This is an optimization exercise on Yosys and OpenROAD, whose aim is small area, not a production implementation.
The RTL of this run was laid out without a check of its function.

==> design.v <==
module SAL_TIMING_CNTR
#(
    parameter                   CNTR_WIDTH      = 4
)
(
    input                       clk,
    input                       rst_n,
    input                       reset_cmd_i,
    input   [CNTR_WIDTH-1:0]    reset_value_i,
    output                      is_zero_o        
);
    logic   [CNTR_WIDTH-1:0]    cntr,       cntr_n;
    always_ff @(posedge clk)
        if (!rst_n)
            cntr                    <= 'd0;
        else
            cntr                    <= cntr_n;
    always_comb begin
        if (reset_cmd_i)
            cntr_n                  = reset_value_i;
        else if (cntr != 'd0)
            cntr_n                  = cntr - 'd1;
        else
            cntr_n                  = cntr;
    end
    assign  is_zero_o               = (cntr == 'd0);
endmodule
module SAL_FIFO #(
    parameter       DEPTH_LG2           = 4,
    parameter       DATA_WIDTH          = 32,
    parameter       AFULL_THRES         = ((1<<DEPTH_LG2)-1),
    parameter       AEMPTY_THRES        = 1
)
(
    input   wire                        clk,
    input   wire                        rst_n,
    output  wire                        full_o,
    output  wire                        afull_o,
    input   wire                        wren_i,
    input   wire    [DATA_WIDTH-1:0]    wdata_i,
    output  wire                        empty_o,
    output  wire                        aempty_o,
    input   wire                        rden_i,
    output  wire    [DATA_WIDTH-1:0]    rdata_o
);
    localparam  FIFO_DEPTH              = (1<<DEPTH_LG2);
    reg     [DATA_WIDTH-1:0]            data[FIFO_DEPTH];
    reg                                 full,       full_n,
                                        afull,      afull_n,
                                        empty,      empty_n,
                                        aempty,     aempty_n;
    reg     [DEPTH_LG2:0]               wrptr,      wrptr_n,
                                        rdptr,      rdptr_n;
    reg     [DEPTH_LG2-1:0]             cnt,        cnt_n;
    always_ff @(posedge clk)
        if (!rst_n) begin
            full                        <= 1'b0;
            afull                       <= 1'b0;
            empty                       <= 1'b1;     
            aempty                      <= 1'b1;
            wrptr                       <= {(DEPTH_LG2+1){1'b0}};
            rdptr                       <= {(DEPTH_LG2+1){1'b0}};
            cnt                         <= {DEPTH_LG2{1'b0}};
            for (int i=0; i<FIFO_DEPTH; i++) begin
                data[i]                     <= {DATA_WIDTH{1'b0}};
            end
        end
        else begin
            full                        <= full_n;
            afull                       <= afull_n;
            empty                       <= empty_n;
            aempty                      <= aempty_n;
            wrptr                       <= wrptr_n;
            rdptr                       <= rdptr_n;
            cnt                         <= cnt_n;
            if (wren_i) begin
                data[wrptr[DEPTH_LG2-1:0]]  <= wdata_i;
            end
        end
    always_comb begin
        wrptr_n                     = wrptr;
        rdptr_n                     = rdptr;
        cnt_n                       = cnt;
        if (wren_i & ~full) begin
            wrptr_n                     = wrptr + 'd1;
        end
        if (rden_i & ~empty) begin
            rdptr_n                     = rdptr + 'd1;
        end
        if (wren_i & ~rden_i) begin
            cnt_n                       = cnt + 'd1;
        end
        else if (~wren_i & rden_i) begin
            cnt_n                       = cnt - 'd1;
        end
        full_n                      = (wrptr_n[DEPTH_LG2]!=rdptr_n[DEPTH_LG2])
                                     &(wrptr_n[DEPTH_LG2-1:0]==rdptr_n[DEPTH_LG2-1:0]);
        afull_n                     = (cnt_n >= AFULL_THRES);
        empty_n                     = (wrptr_n == rdptr_n);
        aempty_n                    = (cnt_n <= AFULL_THRES);
    end
    assign  full_o                      = full;
    assign  afull_o                     = afull;
    assign  empty_o                     = empty;
    assign  aempty_o                    = aempty;
    assign  rdata_o                     = data[rdptr[DEPTH_LG2-1:0]];
endmodule
module SAL_BK_CTRL
#(
    parameter                   BK_ID   = 0
)
(
    input                       clk,
    input                       rst_n,
    input                       req_valid_i,
    output  logic               req_ready_o,
    input                       req_wr_i,
    input   [4-1:0] req_id_i,
    input   [4-1:0]req_len_i,
    input   [14-1:0]req_ra_i,
    input   [10-1:0]req_ca_i,
    output  logic               act_req_o,
    output  logic               rd_req_o,
    output  logic               wr_req_o,
    output  logic               pre_req_o,
    output  logic               ref_req_o,
    output  logic [14-1:0]  ra_o,
    output  logic [10-1:0]  ca_o,
    output  logic [4-1:0]   id_o,
    output  logic [4-1:0]  len_o,
    input   wire                act_gnt_i,
    input   wire                rd_gnt_i,
    input   wire                wr_gnt_i,
    input   wire                pre_gnt_i,
    input   wire                ref_gnt_i,
    input   wire                ref_req_i,
    output  logic               ref_gnt_o
);
    localparam  [2:0]           S_IDLE          = 3'd0,
                                S_ACTIVATING    = 3'd1,
                                S_BANK_ACTIVE   = 3'd2,
                                S_READING       = 3'd3,
                                S_WRITING       = 3'd4,
                                S_PRECHARGING   = 3'd5,
                                S_REFRESHING    = 3'd6;
    logic   [14-1:0]cur_ra,             cur_ra_n;
    logic   [5:0]               cnt,                cnt_n;
    logic   [2:0]               state,              state_n;
    wire                        is_t_rc_met,
                                is_t_ras_met,
                                is_t_rtp_met,
                                is_t_wtp_met,
                                is_row_open_met;
    always_ff @(posedge clk)
        if (~rst_n) begin
            state                   <= S_IDLE;
            cur_ra                  <= 'h0;
            cnt                     <= 'h0;
        end
        else begin
            state                   <= state_n;
            cur_ra                  <= cur_ra_n;
            cnt                     <= cnt_n;
        end
    always_comb begin
        cur_ra_n                    = cur_ra;
        state_n                     = state;
        if (cnt=='d0) begin
            cnt_n                       = 'h0;
        end
        else begin
            cnt_n                       = cnt - 'h1;
        end
        ref_gnt_o                   = 1'b0;
        req_ready_o                 = 1'b0;
        act_req_o                   = 1'b0;
        rd_req_o                    = 1'b0;
        wr_req_o                    = 1'b0;
        pre_req_o                   = 1'b0;
        ref_req_o                   = 1'b0;
        ra_o                        = 'hx;
        ca_o                        = 'hx;
        id_o                        = 'hx;
        len_o                       = 'hx;
        case (state)
            S_IDLE: begin
                if (req_valid_i) begin     
                    if (is_t_rc_met) begin
                        act_req_o                   = 1'b1;
                        ra_o                        = req_ra_i;
                        if (act_gnt_i) begin
                            cur_ra_n                    = req_ra_i;
                            cnt_n                       = 4 - 'd1;
                            state_n                     = S_ACTIVATING;
                        end
                    end
                end
                else if (ref_req_i) begin
                    if (is_t_rc_met) begin
                        ref_req_o                   = 1'b1;
                        if (ref_gnt_i) begin
                            ref_gnt_o                   = 1'b1;
                            cnt_n                       = 41 - 'd1;
                            state_n                     = S_REFRESHING;
                        end
                    end
                end
            end
            S_ACTIVATING: begin
                if (cnt=='d0) begin
                    state_n                     = S_BANK_ACTIVE;
                end
            end
            S_BANK_ACTIVE: begin
                if (req_valid_i) begin
                    if (cur_ra == req_ra_i) begin  
                        ca_o                        = req_ca_i;
                        id_o                        = req_id_i;
                        len_o                       = req_len_i;
                        if (req_wr_i) begin
                            wr_req_o                    = 1'b1;
                            if (wr_gnt_i) begin
                                req_ready_o                 = 1'b1;
                                cnt_n                       = 0;
                                state_n                     = S_WRITING;
                            end
                        end
                        else begin
                            rd_req_o                    = 1'b1;
                            if (rd_gnt_i) begin
                                req_ready_o                 = 1'b1;
                                cnt_n                       = 0;
                                state_n                     = S_READING;
                            end
                        end
                    end
                    else begin   
                        if (is_t_ras_met & is_t_rtp_met & is_t_wtp_met) begin
                            pre_req_o                   = 1'b1;
                            if (pre_gnt_i) begin
                                cnt_n                       = 4 - 'd1;
                                state_n                     = S_PRECHARGING;
                            end
                        end
                    end
                end
                else begin   
                    if (is_row_open_met & is_t_ras_met & is_t_rtp_met & is_t_wtp_met) begin
                        pre_req_o                   = 1'b1;
                        if (pre_gnt_i) begin
                            cnt_n                       = 4 - 'd1;
                            state_n                     = S_PRECHARGING;
                        end
                    end
                end
            end
            S_WRITING: begin
                if (cnt=='d0) begin
                    state_n                     = S_BANK_ACTIVE;
                end
            end
            S_READING: begin
                if (cnt=='d0) begin
                    state_n                     = S_BANK_ACTIVE;
                end
            end
            S_PRECHARGING: begin
                if (cnt=='d0) begin
                    state_n                     = S_IDLE;
                end
            end
            S_REFRESHING: begin
                if (cnt=='d0) begin
                    state_n                     = S_IDLE;
                end
            end
            default: begin
            end
        endcase
    end
    SAL_TIMING_CNTR  #(.CNTR_WIDTH(5)) u_rc_cnt
    (
        .clk                        (clk),
        .rst_n                      (rst_n),
        .reset_cmd_i                (act_gnt_i),
        .reset_value_i              (5'(21)),
        .is_zero_o                  (is_t_rc_met)
    );
    SAL_TIMING_CNTR  #(.CNTR_WIDTH(5)) u_ras_cnt
    (
        .clk                        (clk),
        .rst_n                      (rst_n),
        .reset_cmd_i                (act_gnt_i),
        .reset_value_i              (5'(15)),
        .is_zero_o                  (is_t_ras_met)
    );
    SAL_TIMING_CNTR  #(.CNTR_WIDTH(3)) u_rtp_cnt
    (
        .clk                        (clk),
        .rst_n                      (rst_n),
        .reset_cmd_i                (rd_gnt_i),
        .reset_value_i              (3'(2)),
        .is_zero_o                  (is_t_rtp_met)
    );
    SAL_TIMING_CNTR  #(.CNTR_WIDTH(4)) u_wtp_cnt
    (
        .clk                        (clk),
        .rst_n                      (rst_n),
        .reset_cmd_i                (wr_gnt_i),
        .reset_value_i              (4'(11)),
        .is_zero_o                  (is_t_wtp_met)
    );
    SAL_TIMING_CNTR  #(.CNTR_WIDTH(6)) u_row_open_cnt
    (
        .clk                        (clk),
        .rst_n                      (rst_n),
        .reset_cmd_i                (rd_gnt_i | wr_gnt_i),
        .reset_value_i              (6'(31)),
        .is_zero_o                  (is_row_open_met)
    );
endmodule  
module SAL_SCHED
(
    input                       clk,
    input                       rst_n,
    input   [4-1:0]  act_req_arr,
    input   [4-1:0]  rd_req_arr,
    input   [4-1:0]  wr_req_arr,
    input   [4-1:0]  pre_req_arr,
    input   [4-1:0]  ref_req_arr,
    input   [4*14-1:0]   ra_arr,
    input   [4*10-1:0]   ca_arr,
    input   [4*4-1:0]    id_arr,
    input   [4*4-1:0]   len_arr,
    output  logic [4-1:0]  act_gnt_arr,
    output  logic [4-1:0]  rd_gnt_arr,
    output  logic [4-1:0]  wr_gnt_arr,
    output  logic [4-1:0]  pre_gnt_arr,
    output  logic [4-1:0]  ref_gnt_arr,
    output  logic               act_gnt_o,
    output  logic               rd_gnt_o,
    output  logic               wr_gnt_o,
    output  logic               pre_gnt_o,
    output  logic               ref_gnt_o,
    output  logic [2-1:0]  ba_o,
    output  logic [14-1:0]  ra_o,
    output  logic [10-1:0]  ca_o,
    output  logic [4-1:0]   id_o,
    output  logic [4-1:0]  len_o
);
    wire                        is_t_rrd_met,
                                is_t_ccd_met,
                                is_t_rtw_met,
                                is_t_wtr_met;
    logic                       found;
    always_comb begin
        act_gnt_arr                 = 'd0;
        rd_gnt_arr                  = 'd0;
        wr_gnt_arr                  = 'd0;
        pre_gnt_arr                 = 'd0;
        ref_gnt_arr                 = 'd0;
        act_gnt_o                   = 1'b0;
        rd_gnt_o                    = 1'b0;
        wr_gnt_o                    = 1'b0;
        pre_gnt_o                   = 1'b0;
        ref_gnt_o                   = 1'b0;
        ba_o                        = 'hx;
        ra_o                        = 'hx;
        ca_o                        = 'hx;
        id_o                        = 'hx;
        len_o                       = 'hx;
        found                       = 1'b0;
        if ((|act_req_arr) & is_t_rrd_met) begin
            for (int i=0; i<4; i=i+1) begin
                if (act_req_arr[i] & ~found) begin
                    found                           = 1'b1;
                    act_gnt_arr[i]                  = 1'b1;
                    act_gnt_o                       = 1'b1;
                    ba_o                            = i;
                    ra_o                            = ra_arr[i*14+:14];
                end
            end
        end
        else if ((|rd_req_arr) & is_t_ccd_met & is_t_wtr_met) begin
            for (int i=0; i<4; i=i+1) begin
                if (rd_req_arr[i] & ~found) begin
                    found                           = 1'b1;
                    rd_gnt_arr[i]                   = 1'b1;
                    rd_gnt_o                        = 1'b1;
                    ba_o                            = i;
                    ca_o                            = ca_arr[i*10+:10];
                    id_o                            = id_arr[i*4+:4];
                    len_o                           = len_arr[i*4+:4];
                end
            end
        end
        else if ((|wr_req_arr) & is_t_ccd_met & is_t_rtw_met) begin
            for (int i=0; i<4; i=i+1) begin
                if (wr_req_arr[i] & ~found) begin
                    found                           = 1'b1;
                    wr_gnt_arr[i]                   = 1'b1;
                    wr_gnt_o                        = 1'b1;
                    ba_o                            = i;
                    ca_o                            = ca_arr[i*10+:10];
                    id_o                            = id_arr[i*4+:4];
                    len_o                           = len_arr[i*4+:4];
                end
            end
        end
        else if (|pre_req_arr) begin
            for (int i=0; i<4; i=i+1) begin
                if (pre_req_arr[i] & ~found) begin
                    found                           = 1'b1;
                    pre_gnt_arr[i]                  = 1'b1;
                    pre_gnt_o                       = 1'b1;
                    ba_o                            = i;
                end
            end
        end
        else if ((|ref_req_arr) & is_t_rrd_met) begin
            for (int i=0; i<4; i=i+1) begin
                if (ref_req_arr[i] & ~found) begin
                    found                           = 1'b1;
                    ref_gnt_arr[i]                  = 1'b1;
                    ref_gnt_o                       = 1'b1;
                    ba_o                            = i;
                end
            end
        end
    end
    SAL_TIMING_CNTR  #(.CNTR_WIDTH(4)) u_rrd_cnt
    (
        .clk                        (clk),
        .rst_n                      (rst_n),
        .reset_cmd_i                (act_gnt_o),
        .reset_value_i              (4'(2)),
        .is_zero_o                  (is_t_rrd_met)
    );
    SAL_TIMING_CNTR  #(.CNTR_WIDTH(2)) u_ccd_cnt
    (
        .clk                        (clk),
        .rst_n                      (rst_n),
        .reset_cmd_i                (rd_gnt_o | wr_gnt_o),
        .reset_value_i              (2'(1)),
        .is_zero_o                  (is_t_ccd_met)
    );
    SAL_TIMING_CNTR  #(.CNTR_WIDTH(8)) u_rtw_cnt
    (
        .clk                        (clk),
        .rst_n                      (rst_n),
        .reset_cmd_i                (rd_gnt_o),
        .reset_value_i              (8'(3)),
        .is_zero_o                  (is_t_rtw_met)
    );
    SAL_TIMING_CNTR  #(.CNTR_WIDTH(8)) u_wtr_cnt
    (
        .clk                        (clk),
        .rst_n                      (rst_n),
        .reset_cmd_i                (wr_gnt_o),
        .reset_value_i              (8'(8)),
        .is_zero_o                  (is_t_wtr_met)
    );
endmodule  
module SAL_CTRL_ENCODER
(
    input                       clk,
    input                       rst_n,
    input                       act_gnt_i,
    input                       rd_gnt_i,
    input                       wr_gnt_i,
    input                       pre_gnt_i,
    input                       ref_gnt_i,
    input   [2-1:0]ba_i,
    input   [14-1:0]ra_i,
    input   [10-1:0]ca_i,
    output  logic               cke,
    output  logic [2-1:0]   cs_n,
    output  logic               ras_n,
    output  logic               cas_n,
    output  logic               we_n,
    output  logic [3-1:0]   ba,
    output  logic [14-1:0] addr,
    output  logic               odt
);
    always_ff @(posedge clk)
        if (ref_gnt_i) begin
            cke                         <= 1'b1;
            cs_n[0]                     <= 1'b0;
            ras_n                       <= 1'b0;
            cas_n                       <= 1'b0;
            we_n                        <= 1'b1;
            ba                          <= 'hx;
            addr                        <= 'hx;
            odt                         <= 'hx;
        end
        else if (act_gnt_i) begin
            cke                         <= 1'b1;
            cs_n[0]                     <= 1'b0;
            ras_n                       <= 1'b0;
            cas_n                       <= 1'b1;
            we_n                        <= 1'b1;
            ba                          <= 3'(ba_i);
            addr                        <= 14'(ra_i);
            odt                         <= 'h0;
        end
        else if (wr_gnt_i) begin
            cke                         <= 1'b1;
            cs_n[0]                     <= 1'b0;
            ras_n                       <= 1'b1;
            cas_n                       <= 1'b0;
            we_n                        <= 1'b0;
            ba                          <= 3'(ba_i);
            addr                        <= 14'(ca_i);
            odt                         <= 'h0;
        end
        else if (rd_gnt_i) begin
            cke                         <= 1'b1;
            cs_n[0]                     <= 1'b0;
            ras_n                       <= 1'b1;
            cas_n                       <= 1'b0;
            we_n                        <= 1'b1;
            ba                          <= 3'(ba_i);
            addr                        <= 14'(ca_i);
            odt                         <= 'h0;
        end else if (pre_gnt_i) begin
            cke                         <= 1'b1;
            cs_n[0]                     <= 1'b0;
            ras_n                       <= 1'b0;
            cas_n                       <= 1'b1;
            we_n                        <= 1'b0;
            ba                          <= 3'(ba_i);
            addr                        <= 'hx & 16'b1111_1011_1111_1111;
            odt                         <= 'hx;
        end
        else begin       
            cke                         <= 1'b1;
            cs_n                        <= {2{1'b1}};
            ras_n                       <= 1'bx;
            cas_n                       <= 1'bx;
            we_n                        <= 1'bx;
            ba                          <= 'hx;
            addr                        <= 'hx;
            odt                         <= 'hx;
        end
endmodule  
module SAL_ADDR_DECODER
(
    input                       clk,
    input                       rst_n,
    input                       ar_valid_i,
    output  wire                ar_ready_o,
    input   [4-1:0] ar_id_i,
    input   [32-1:0]ar_addr_i,
    input   [4-1:0]ar_len_i,
    input                       aw_valid_i,
    output  wire                aw_ready_o,
    input   [4-1:0] aw_id_i,
    input   [32-1:0]aw_addr_i,
    input   [4-1:0]aw_len_i,
    output  logic [4-1:0]    req_valid_o,
    input   [4-1:0]          req_ready_i,
    output  logic                       req_wr_o,
    output  logic [4-1:0]   req_id_o,
    output  logic [4-1:0]  req_len_o,
    output  logic [3-1:0] req_seq_num_o,
    output  logic [14-1:0]  req_ra_o,
    output  logic [10-1:0]  req_ca_o
);
    logic                       valid;
    logic   [2-1:0]ba;
    logic   [3-1:0] rd_seq_num, wr_seq_num;
    always_comb begin
        valid                       = 1'b0;
        req_wr_o                    = 'bx;
        req_id_o                    = 'hx;
        req_len_o                   = 'hx;
        req_seq_num_o               = 'hx;
        ba                          = 'hx;
        req_ra_o                    = 'hx;
        req_ca_o                    = 'hx;
        if (aw_valid_i) begin
            valid                       = 1'b1;
            req_wr_o                    = 1'b1;
            req_id_o                    = aw_id_i;
            req_len_o                   = aw_len_i;
            req_seq_num_o               = wr_seq_num;
            ba                          = aw_addr_i[14:13];
            req_ra_o                    = aw_addr_i[28:15];
            req_ca_o                    = aw_addr_i[12:3];
        end
        else if (ar_valid_i) begin
            valid                       = 1'b1;
            req_wr_o                    = 1'b0;
            req_id_o                    = ar_id_i;
            req_len_o                   = ar_len_i;
            req_seq_num_o               = rd_seq_num;
            ba                          = ar_addr_i[14:13];
            req_ra_o                    = ar_addr_i[28:15];
            req_ca_o                    = ar_addr_i[12:3];
        end
    end
    wire    [4-1:0]      ready_bit_vector;
    genvar geni;
    generate
        for (geni=0; geni<4; geni=geni+1) begin : BK
            assign  req_valid_o[geni]           = valid & (ba==geni);
            assign  ready_bit_vector[geni]      = req_ready_i[geni] & (ba==geni);
        end
    endgenerate
    assign  aw_ready_o                  = req_wr_o & (|ready_bit_vector);
    assign  ar_ready_o                  = !req_wr_o & (|ready_bit_vector);
    always_ff @(posedge clk)
        if (~rst_n) begin
            rd_seq_num                  <= 'd0;
            wr_seq_num                  <= 'd0;
        end
        else begin
            if (ar_valid_i & ar_ready_o) begin
                rd_seq_num                  <= rd_seq_num + 'd1;
            end
            if (aw_valid_i & aw_ready_o) begin
                wr_seq_num                  <= wr_seq_num + 'd1;
            end
        end
endmodule  
module SAL_RD_CTRL
(
    input                       clk,
    input                       rst_n,
    input                       rd_gnt_i,
    input   [4-1:0] id_i,
    input   [4-1:0]len_i,
    output  wire                rddata_en_o,
    input   [127:0]             rddata_i,
    input                       rddata_valid_i,
    output  wire                rvalid_o,
    input                       rready_i,
    output  wire [4-1:0]    rid_o,
    output  wire [127:0]        rdata_o,
    output  wire [2-1:0]  rresp_o,
    output  wire                rlast_o
);
    reg     [15:0]              rden_shift_reg;
    always_ff @(posedge clk)
        if (~rst_n) begin
            rden_shift_reg              <= 16'h0;
        end
        else if (rd_gnt_i) begin
            rden_shift_reg              <= {rden_shift_reg[14:1], 2'b11};
        end
        else begin
            rden_shift_reg              <= {rden_shift_reg[14:0], 1'b0};
        end
    assign  rddata_en_o                 = rden_shift_reg[6];
    wire    [4-1:0]        rlen;
    logic   [4-1:0]        rdata_cnt;
    SAL_FIFO
    #(
        .DEPTH_LG2                      (4),
        .DATA_WIDTH                     (4+4)
    )
    rid_fifo
    (
        .clk                            (clk),
        .rst_n                          (rst_n),
        .full_o                         ( ),
        .afull_o                        ( ),
        .wren_i                         (rd_gnt_i),
        .wdata_i                        ({id_i, len_i}),
        .empty_o                        ( ),
        .aempty_o                       ( ),
        .rden_i                         (rvalid_o & rready_i & rlast_o),
        .rdata_o                        ({rid_o, rlen})   
    );
    always_ff @(posedge clk)
        if (~rst_n) begin
            rdata_cnt                   <= 'd0;
        end
        else if (rvalid_o & rready_i) begin
            if (rlast_o) begin
                rdata_cnt                   <= 'd0;
            end
            else begin
                rdata_cnt                   <= rdata_cnt+'d1;
            end
        end
    assign  rlast_o                     = (rdata_cnt==rlen);     
    wire                                rdata_fifo_empty;
    SAL_FIFO
    #(
        .DEPTH_LG2                      (3),
        .DATA_WIDTH                     (128)
    )
    rdata_fifo
    (
        .clk                            (clk),
        .rst_n                          (rst_n),
        .full_o                         ( ),
        .afull_o                        ( ),
        .wren_i                         (rddata_valid_i),
        .wdata_i                        (rddata_i),
        .empty_o                        (rdata_fifo_empty),
        .aempty_o                       ( ),
        .rden_i                         (rvalid_o & rready_i),
        .rdata_o                        (rdata_o)     
    );
    assign  rresp_o                     = 2'b00;
    assign  rvalid_o                    = ~rdata_fifo_empty;
endmodule
module SAL_WR_CTRL
(
    input                       clk,
    input                       rst_n,
    input                       wr_gnt_i,
    input                       awvalid_i,
    output  wire                awready_o,
    input   [4-1:0] awid_i,
    input   [32-1:0]awaddr_i,
    input   [4-1:0]awlen_i,
    input   [3-1:0]awsize_i,
    input   [2-1:0]awburst_i,
    input                       wvalid_i,
    output  wire                wready_o,
    input   [4-1:0] wid_i,
    input   [127:0]             wdata_i,
    input   [15:0]              wstrb_i,
    input                       wlast_i,
    output  wire                bvalid_o,
    input                       bready_i,
    output  wire [4-1:0]    bid_o,
    output  wire [2-1:0]  bresp_o,
    output  wire                aw2_valid_o,
    input                       aw2_ready_i,
    output  wire [4-1:0]    aw2_id_o,
    output  wire [32-1:0]  aw2_addr_o,
    output  wire [4-1:0]   aw2_len_o,
    output  wire [3-1:0]  aw2_size_o,
    output  wire [2-1:0] aw2_burst_o,
    output  wire                wrdata_en_o,
    output  wire [127:0]        wrdata_o,
    output  wire [15:0]         wrdata_mask_o
);
    wire                        aw_fifo_full,
                                aw_fifo_empty;
    SAL_FIFO
    #(
        .DEPTH_LG2                  (2),
        .DATA_WIDTH                 (4+32+4+3+2)
    )
    aw_fifo
    (
        .clk                        (clk),
        .rst_n                      (rst_n),
        .full_o                     (aw_fifo_full),
        .afull_o                    ( ),
        .wren_i                     (awvalid_i & awready_o),
        .wdata_i                    ({awid_i,
                                      awaddr_i,
                                      awlen_i,
                                      awsize_i,
                                      awburst_i}),
        .empty_o                    (aw_fifo_empty),
        .aempty_o                   ( ),
        .rden_i                     (aw2_valid_o & aw2_ready_i),
        .rdata_o                    ({aw2_id_o,
                                      aw2_addr_o,
                                      aw2_len_o,
                                      aw2_size_o,
                                      aw2_burst_o})
    );
    assign  awready_o                   = ~aw_fifo_full;
    wire                                w_fifo_full;
    SAL_FIFO
    #(
        .DEPTH_LG2                      (3),
        .DATA_WIDTH                     (128+16)
    )
    w_fifo
    (
        .clk                            (clk),
        .rst_n                          (rst_n),
        .full_o                         (w_fifo_full),
        .afull_o                        ( ),
        .wren_i                         (wvalid_i & wready_o),
        .wdata_i                        ({wdata_i, ~wstrb_i}),     
        .empty_o                        ( ),
        .aempty_o                       ( ),
        .rden_i                         (wrdata_en_o),
        .rdata_o                        ({wrdata_o, wrdata_mask_o})
    );
    assign  wready_o                    = ~w_fifo_full;
    logic   [4:0]               w_trans_cnt,    w_trans_cnt_n;
    always_ff @(posedge clk)
        if (~rst_n) begin
            w_trans_cnt                 <= 'd0;
        end
        else begin
            w_trans_cnt                 <= w_trans_cnt_n;
        end
    logic                       aw2_hs,     wlast_hs;
    always_comb begin
        aw2_hs                      = aw2_valid_o & aw2_ready_i;
        wlast_hs                    = wvalid_i & wready_o & wlast_i;
        if (~aw2_hs & wlast_hs) begin
            w_trans_cnt_n               = w_trans_cnt + 'd1;
        end
        else if (aw2_hs & ~wlast_hs) begin
            w_trans_cnt_n               = w_trans_cnt - 'd1;
        end
        else begin
            w_trans_cnt_n               = w_trans_cnt;
        end
    end
    assign  aw2_valid_o                 = ~aw_fifo_empty & (w_trans_cnt!='d0);
    wire                                bid_fifo_empty;
    SAL_FIFO
    #(
        .DEPTH_LG2                      (3),
        .DATA_WIDTH                     (4)
    )
    bid_fifo
    (
        .clk                            (clk),
        .rst_n                          (rst_n),
        .full_o                         ( ),
        .afull_o                        ( ),
        .wren_i                         (wvalid_i & wready_o & wlast_i),
        .wdata_i                        (wid_i),
        .empty_o                        (bid_fifo_empty),
        .aempty_o                       ( ),
        .rden_i                         (bvalid_o & bready_i),
        .rdata_o                        (bid_o)
    );
    assign  bresp_o                     = 2'b00;
    assign  bvalid_o                    = ~bid_fifo_empty;
    reg     [15:0]              wren_shift_reg;
    always_ff @(posedge clk)
        if (~rst_n) begin
            wren_shift_reg              <= 16'h0;
        end
        else if (wr_gnt_i) begin
            wren_shift_reg              <= {wren_shift_reg[14:1], 2'b11};
        end
        else begin
            wren_shift_reg              <= {wren_shift_reg[14:0], 1'b0};
        end
    assign  wrdata_en_o                 = wren_shift_reg[4];
endmodule
module SAL_DDR_CTRL
(
    input                       clk,
    input                       rst_n,
    input                       arvalid,
    output  wire                arready,
    input   [3:0]               arid,
    input   [31:0]              araddr,
    input   [3:0]               arlen,
    input   [2:0]               arsize,
    input   [1:0]               arburst,
    input                       awvalid,
    output  wire                awready,
    input   [3:0]               awid,
    input   [31:0]              awaddr,
    input   [3:0]               awlen,
    input   [2:0]               awsize,
    input   [1:0]               awburst,
    input                       wvalid,
    output  wire                wready,
    input   [3:0]               wid,
    input   [127:0]             wdata,
    input   [15:0]              wstrb,
    input                       wlast,
    output  wire                bvalid,
    input                       bready,
    output  wire [3:0]          bid,
    output  wire [1:0]          bresp,
    output  wire                rvalid,
    input                       rready,
    output  wire [3:0]          rid,
    output  wire [127:0]        rdata,
    output  wire [1:0]          rresp,
    output  wire                rlast,
    output  wire                dfi_cke,
    output  wire [1:0]          dfi_cs_n,
    output  wire                dfi_ras_n,
    output  wire                dfi_cas_n,
    output  wire                dfi_we_n,
    output  wire [2:0]          dfi_ba,
    output  wire [13:0]         dfi_addr,
    output  wire                dfi_odt,
    output  wire                dfi_wrdata_en,
    output  wire [127:0]        dfi_wrdata,
    output  wire [15:0]         dfi_wrdata_mask,
    output  wire                dfi_rddata_en,
    input   [127:0]             dfi_rddata,
    input                       dfi_rddata_valid,
    input   [15:0]              dfi_rddata_dnv
);
    wire    [4-1:0]      bk_req_valid;
    wire    [4-1:0]      bk_req_ready;
    wire                            bk_req_wr;
    wire    [4-1:0]     bk_req_id;
    wire    [4-1:0]    bk_req_len;
    wire    [3-1:0] bk_req_seq_num;
    wire    [14-1:0]    bk_req_ra;
    wire    [10-1:0]    bk_req_ca;
    wire    [4-1:0]  act_req_arr;
    wire    [4-1:0]  rd_req_arr;
    wire    [4-1:0]  wr_req_arr;
    wire    [4-1:0]  pre_req_arr;
    wire    [4-1:0]  ref_req_arr;
    wire    [4*14-1:0]   ra_arr;
    wire    [4*10-1:0]   ca_arr;
    wire    [4*4-1:0]    id_arr;
    wire    [4*4-1:0]   len_arr;
    wire    [4-1:0]  act_gnt_arr;
    wire    [4-1:0]  rd_gnt_arr;
    wire    [4-1:0]  wr_gnt_arr;
    wire    [4-1:0]  pre_gnt_arr;
    wire    [4-1:0]  ref_gnt_arr;
    wire                        sched_act_gnt,
                                sched_rd_gnt,
                                sched_wr_gnt,
                                sched_pre_gnt,
                                sched_ref_gnt;
    wire    [2-1:0]sched_ba;
    wire    [14-1:0]sched_ra;
    wire    [10-1:0]sched_ca;
    wire    [4-1:0] sched_id;
    wire    [4-1:0]sched_len;
    wire                        aw2_valid, aw2_ready;
    wire    [4-1:0] aw2_id;
    wire    [32-1:0]aw2_addr;
    wire    [4-1:0]aw2_len;
    wire    [3-1:0]aw2_size;
    wire    [2-1:0]aw2_burst;
    SAL_WR_CTRL                 u_wr_ctrl
    (
        .clk                    (clk),
        .rst_n                  (rst_n),
        .wr_gnt_i               (sched_wr_gnt),
        .awvalid_i              (awvalid),
        .awready_o              (awready),
        .awid_i                 (awid),
        .awaddr_i               (awaddr),
        .awlen_i                (awlen),
        .awsize_i               (awsize),
        .awburst_i              (awburst),
        .wvalid_i               (wvalid),
        .wready_o               (wready),
        .wid_i                  (wid),
        .wdata_i                (wdata),
        .wstrb_i                (wstrb),
        .wlast_i                (wlast),
        .bvalid_o               (bvalid),
        .bready_i               (bready),
        .bid_o                  (bid),
        .bresp_o                (bresp),
        .aw2_valid_o            (aw2_valid),
        .aw2_ready_i            (aw2_ready),
        .aw2_id_o               (aw2_id),
        .aw2_addr_o             (aw2_addr),
        .aw2_len_o              (aw2_len),
        .aw2_size_o             (aw2_size),
        .aw2_burst_o            (aw2_burst),
        .wrdata_en_o            (dfi_wrdata_en),
        .wrdata_o               (dfi_wrdata),
        .wrdata_mask_o          (dfi_wrdata_mask)
    );
    SAL_ADDR_DECODER            u_decoder
    (
        .clk                    (clk),
        .rst_n                  (rst_n),
        .ar_valid_i             (arvalid),
        .ar_ready_o             (arready),
        .ar_id_i                (arid),
        .ar_addr_i              (araddr),
        .ar_len_i               (arlen),
        .aw_valid_i             (aw2_valid),
        .aw_ready_o             (aw2_ready),
        .aw_id_i                (aw2_id),
        .aw_addr_i              (aw2_addr),
        .aw_len_i               (aw2_len),
        .req_valid_o            (bk_req_valid),
        .req_ready_i            (bk_req_ready),
        .req_wr_o               (bk_req_wr),
        .req_id_o               (bk_req_id),
        .req_len_o              (bk_req_len),
        .req_seq_num_o          (bk_req_seq_num),
        .req_ra_o               (bk_req_ra),
        .req_ca_o               (bk_req_ca)
    );
    genvar geni;
    generate
        for (geni=0; geni<4; geni=geni+1) begin  : BK
            SAL_BK_CTRL
            #(
                .BK_ID                  (geni)
            )
            u_bank_ctrl
            (
                .clk                    (clk),
                .rst_n                  (rst_n),
                .req_valid_i            (bk_req_valid[geni]),
                .req_ready_o            (bk_req_ready[geni]),
                .req_wr_i               (bk_req_wr),
                .req_id_i               (bk_req_id),
                .req_len_i              (bk_req_len),
                .req_ra_i               (bk_req_ra),
                .req_ca_i               (bk_req_ca),
                .act_req_o              (act_req_arr[geni]),
                .rd_req_o               (rd_req_arr[geni]),
                .wr_req_o               (wr_req_arr[geni]),
                .pre_req_o              (pre_req_arr[geni]),
                .ref_req_o              (ref_req_arr[geni]),
                .ra_o                   (ra_arr[geni*14+:14]),
                .ca_o                   (ca_arr[geni*10+:10]),
                .id_o                   (id_arr[geni*4+:4]),
                .len_o                  (len_arr[geni*4+:4]),
                .act_gnt_i              (act_gnt_arr[geni]),
                .rd_gnt_i               (rd_gnt_arr[geni]),
                .wr_gnt_i               (wr_gnt_arr[geni]),
                .pre_gnt_i              (pre_gnt_arr[geni]),
                .ref_gnt_i              (ref_gnt_arr[geni]),
                .ref_req_i              (1'b0),
                .ref_gnt_o              ()
            );
        end
    endgenerate
    SAL_SCHED                   u_sched
    (
        .clk                    (clk),
        .rst_n                  (rst_n),
        .act_req_arr            (act_req_arr),
        .rd_req_arr             (rd_req_arr),
        .wr_req_arr             (wr_req_arr),
        .pre_req_arr            (pre_req_arr),
        .ref_req_arr            (ref_req_arr),
        .ra_arr                 (ra_arr),
        .ca_arr                 (ca_arr),
        .id_arr                 (id_arr),
        .len_arr                (len_arr),
        .act_gnt_arr            (act_gnt_arr),
        .rd_gnt_arr             (rd_gnt_arr),
        .wr_gnt_arr             (wr_gnt_arr),
        .pre_gnt_arr            (pre_gnt_arr),
        .ref_gnt_arr            (ref_gnt_arr),
        .act_gnt_o              (sched_act_gnt),
        .rd_gnt_o               (sched_rd_gnt),
        .wr_gnt_o               (sched_wr_gnt),
        .pre_gnt_o              (sched_pre_gnt),
        .ref_gnt_o              (sched_ref_gnt),
        .ba_o                   (sched_ba),
        .ra_o                   (sched_ra),
        .ca_o                   (sched_ca),
        .id_o                   (sched_id),
        .len_o                  (sched_len)
    );
    SAL_CTRL_ENCODER            u_encoder
    (
        .clk                    (clk),
        .rst_n                  (rst_n),
        .act_gnt_i              (sched_act_gnt),
        .rd_gnt_i               (sched_rd_gnt),
        .wr_gnt_i               (sched_wr_gnt),
        .pre_gnt_i              (sched_pre_gnt),
        .ref_gnt_i              (sched_ref_gnt),
        .ba_i                   (sched_ba),
        .ra_i                   (sched_ra),
        .ca_i                   (sched_ca),
        .cke                    (dfi_cke),
        .cs_n                   (dfi_cs_n),
        .ras_n                  (dfi_ras_n),
        .cas_n                  (dfi_cas_n),
        .we_n                   (dfi_we_n),
        .ba                     (dfi_ba),
        .addr                   (dfi_addr),
        .odt                    (dfi_odt)
    );
    SAL_RD_CTRL                 u_rd_ctrl
    (
        .clk                    (clk),
        .rst_n                  (rst_n),
        .rd_gnt_i               (sched_rd_gnt),
        .id_i                   (sched_id),
        .len_i                  (sched_len),
        .rddata_en_o            (dfi_rddata_en),
        .rddata_i               (dfi_rddata),
        .rddata_valid_i         (dfi_rddata_valid),
        .rvalid_o               (rvalid),
        .rready_i               (rready),
        .rid_o                  (rid),
        .rdata_o                (rdata),
        .rresp_o                (rresp),
        .rlast_o                (rlast)
    );
endmodule  
==> run.sh <==
#!/bin/bash
# synth_recipe.tcl (not shown) runs the flow's synth.tcl, then flattens the netlist and writes it again
# the make line also repeats each setting of config.mk as NAME=value (left out here)
make -C /OpenROAD-flow-scripts/flow DESIGN_CONFIG=/design/flow/config.mk WORK_HOME=/design/flow/orfs CLKGATE_MAP_FILE= SYNTH_SCRIPT=/design/flow/synth_recipe.tcl finish
==> config.mk <==
export PLATFORM = sky130hd
export DESIGN_NAME = SAL_DDR_CTRL
export DESIGN_NICKNAME = SAL_DDR_CTRL
export VERILOG_FILES = /design/flow/design.v
export SDC_FILE = /design/flow/constraint.sdc
export NUM_CORES = 4
export LEC_CHECK = 0
export CAP_MARGIN = 20
export CORE_MARGIN = 2
export CORE_UTILIZATION = 40
export PLACE_DENSITY = 0.6
export SLEW_MARGIN = 20
==> constraint.sdc <==
create_clock -name core_clock -period 8.0 [get_ports {clk}]
set_input_delay 1.6000 -clock core_clock [delete_from_list [all_inputs] [get_ports {clk}]]
set_output_delay 1.6000 -clock core_clock [all_outputs]
set_load 0.01 [all_outputs]
Figure 1. Signal wires on met3.
Scale: 1.5 px per um.
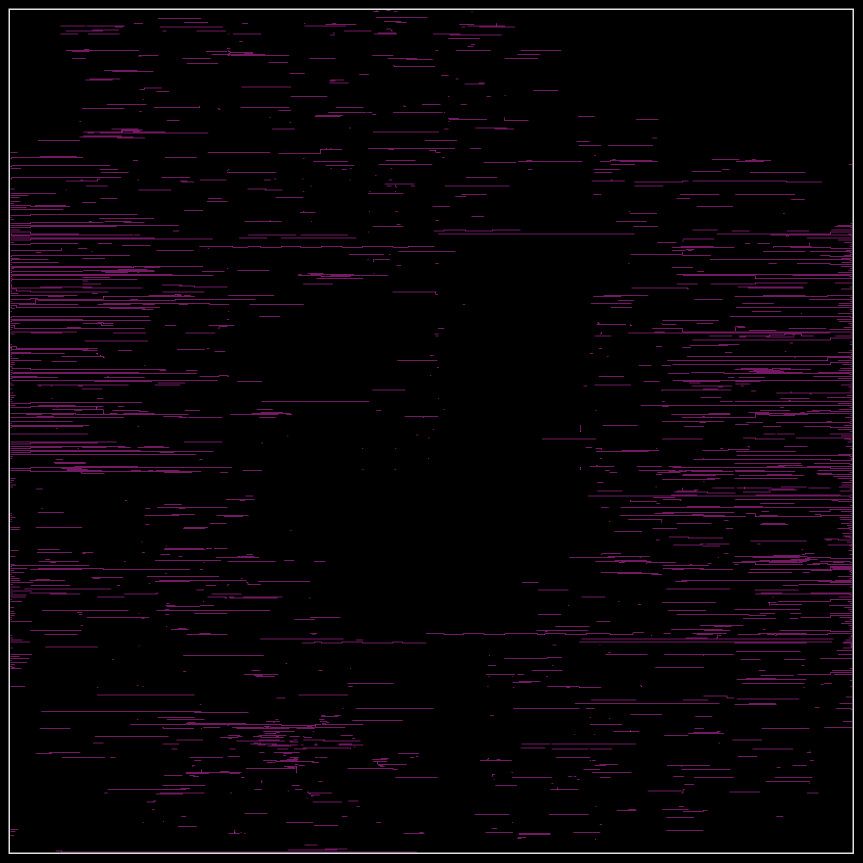
main direction	horizontal
nets with wire on the layer	827
met3 Track Usage GR: 5.209%
Via Count: 73638
DRT Wirelength: 341900 um

Figure 2. Wiring by layer.
Scale: 1 px per um.
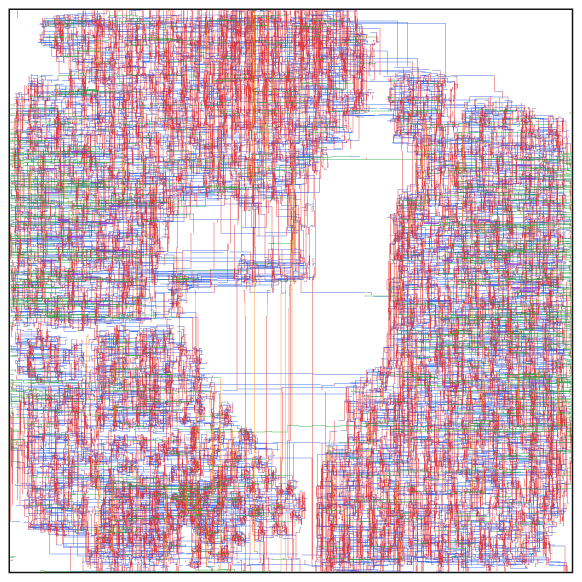
colour	layer	wire length
red	met2	166 mm
purple	met5	434 um
blue	met1	140 mm
orange	met4	7950 um
green	met3	27.7 mm
GRT Total Usage: 21.29%
Wirelength per Cell: 25.63 um

Figure 3. Cell placement.
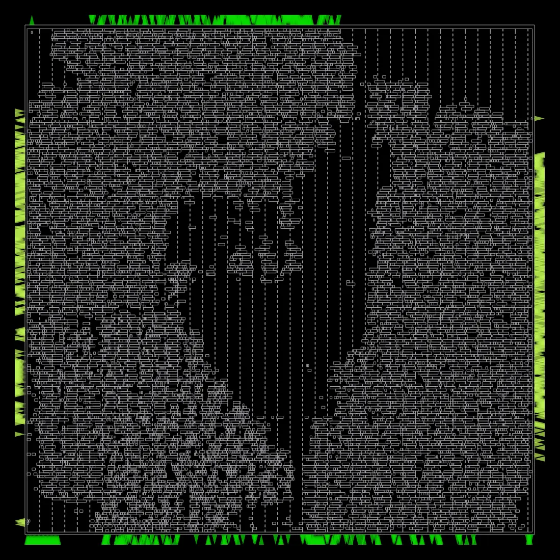
FILL cells: 26598
Finished Layout Cells: 13341

Figure 4. M1 wires.
Scale: 1 px per um. Supply wires on this layer in grey.
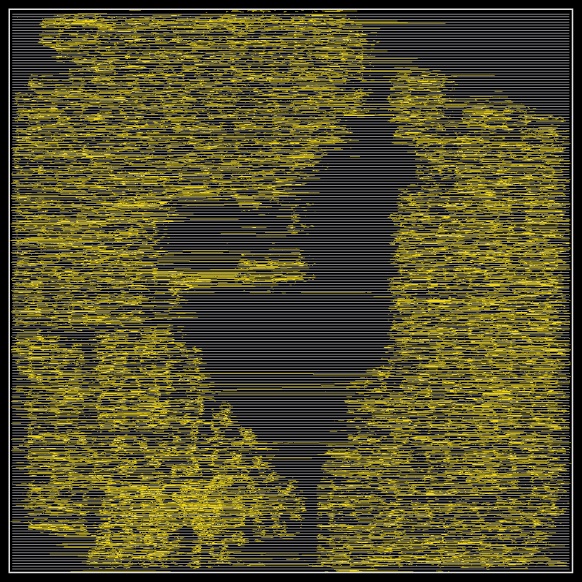
longest straight run	148 um
nets with wire on the layer	9014
main direction	horizontal
M1 GR Usage: 27.83%

Figure 5. Worst path highlighted.
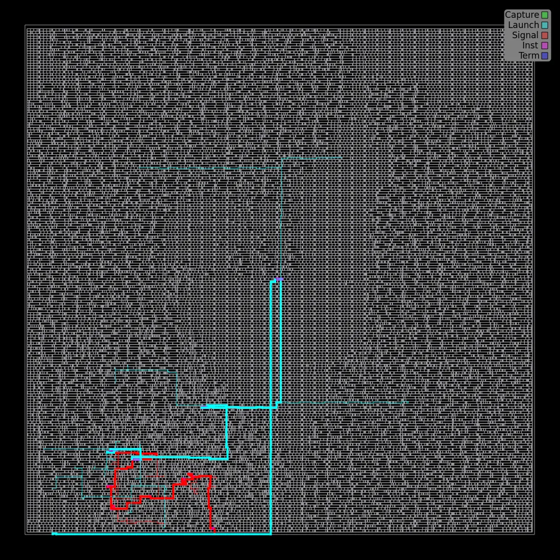
final worst slack: 0.6878 ns
setup TNS: 0 ns
Tmin final: 7.312 ns

==> results.sh <==
export IMPL_seq_cell_share_pct=55.02
export IMPL_ctsHoldBuffers=0
export IMPL_clockBufferDepth=4
export IMPL_chipHeight_um=561.7
export IMPL_tritoncts="done"
export IMPL_cts_resized=0
export IMPL_wl_met1_um=139700
export IMPL_startpoint="u_wr_ctrl.aw_fifo.empty"
export IMPL_final_cell_mix="2472 x edfxtp_1, 1565 x and2_1, 698 x and3_1"
export IMPL_inverters_excl_clock=78
export IMPL_power_density_nw_per_um2=246.3
export IMPL_ys_warn_count=20
export IMPL_regMostFlops="u_wr_ctrl.w_fifo.data"
export IMPL_num_nets_final=9371
export IMPL_cts_htree_levels=5
export IMPL_powerComb_mw=4.90
export IMPL_crit_type="flop to output port"
export IMPL_status="timing/DRC/antenna clean"
export IMPL_multi_input_area_um2=41850
export IMPL_synthXorXnorAreaFrac_pct=0.8879
export IMPL_synth_edff_count=2472
export IMPL_fin_crit_sh_pct=91.40
export IMPL_critPathLaunchType="flop"
export IMPL_ys_seq_area_share_pct=64.44
export IMPL_antenna_left=0

re-timing with driven ports:
In the flow no input, the clock included, has a driving cell. The finished layout below was timed again as built, in two steps. Step 1, drivers: a clkbuf_16 drives clk and a buf_2 each remaining input, both assumed. Step 2 also shifts input and output timing later by t, the mid clock arrival at the registers, as if the neighbouring blocks saw the same clock. a / b / c = ideal / step 1 / step 2; a / b = the first two.
shift t [ns]: 0.962
setup slack, ns: 0.688 / 0.597 / 0.811
latest minus earliest clock arrival (ns): 0.098 / 0.098
After both steps this run still meets setup and hold. The setup slack of this run moves by -0.091 ns with the drivers and by +0.123 ns with both steps.
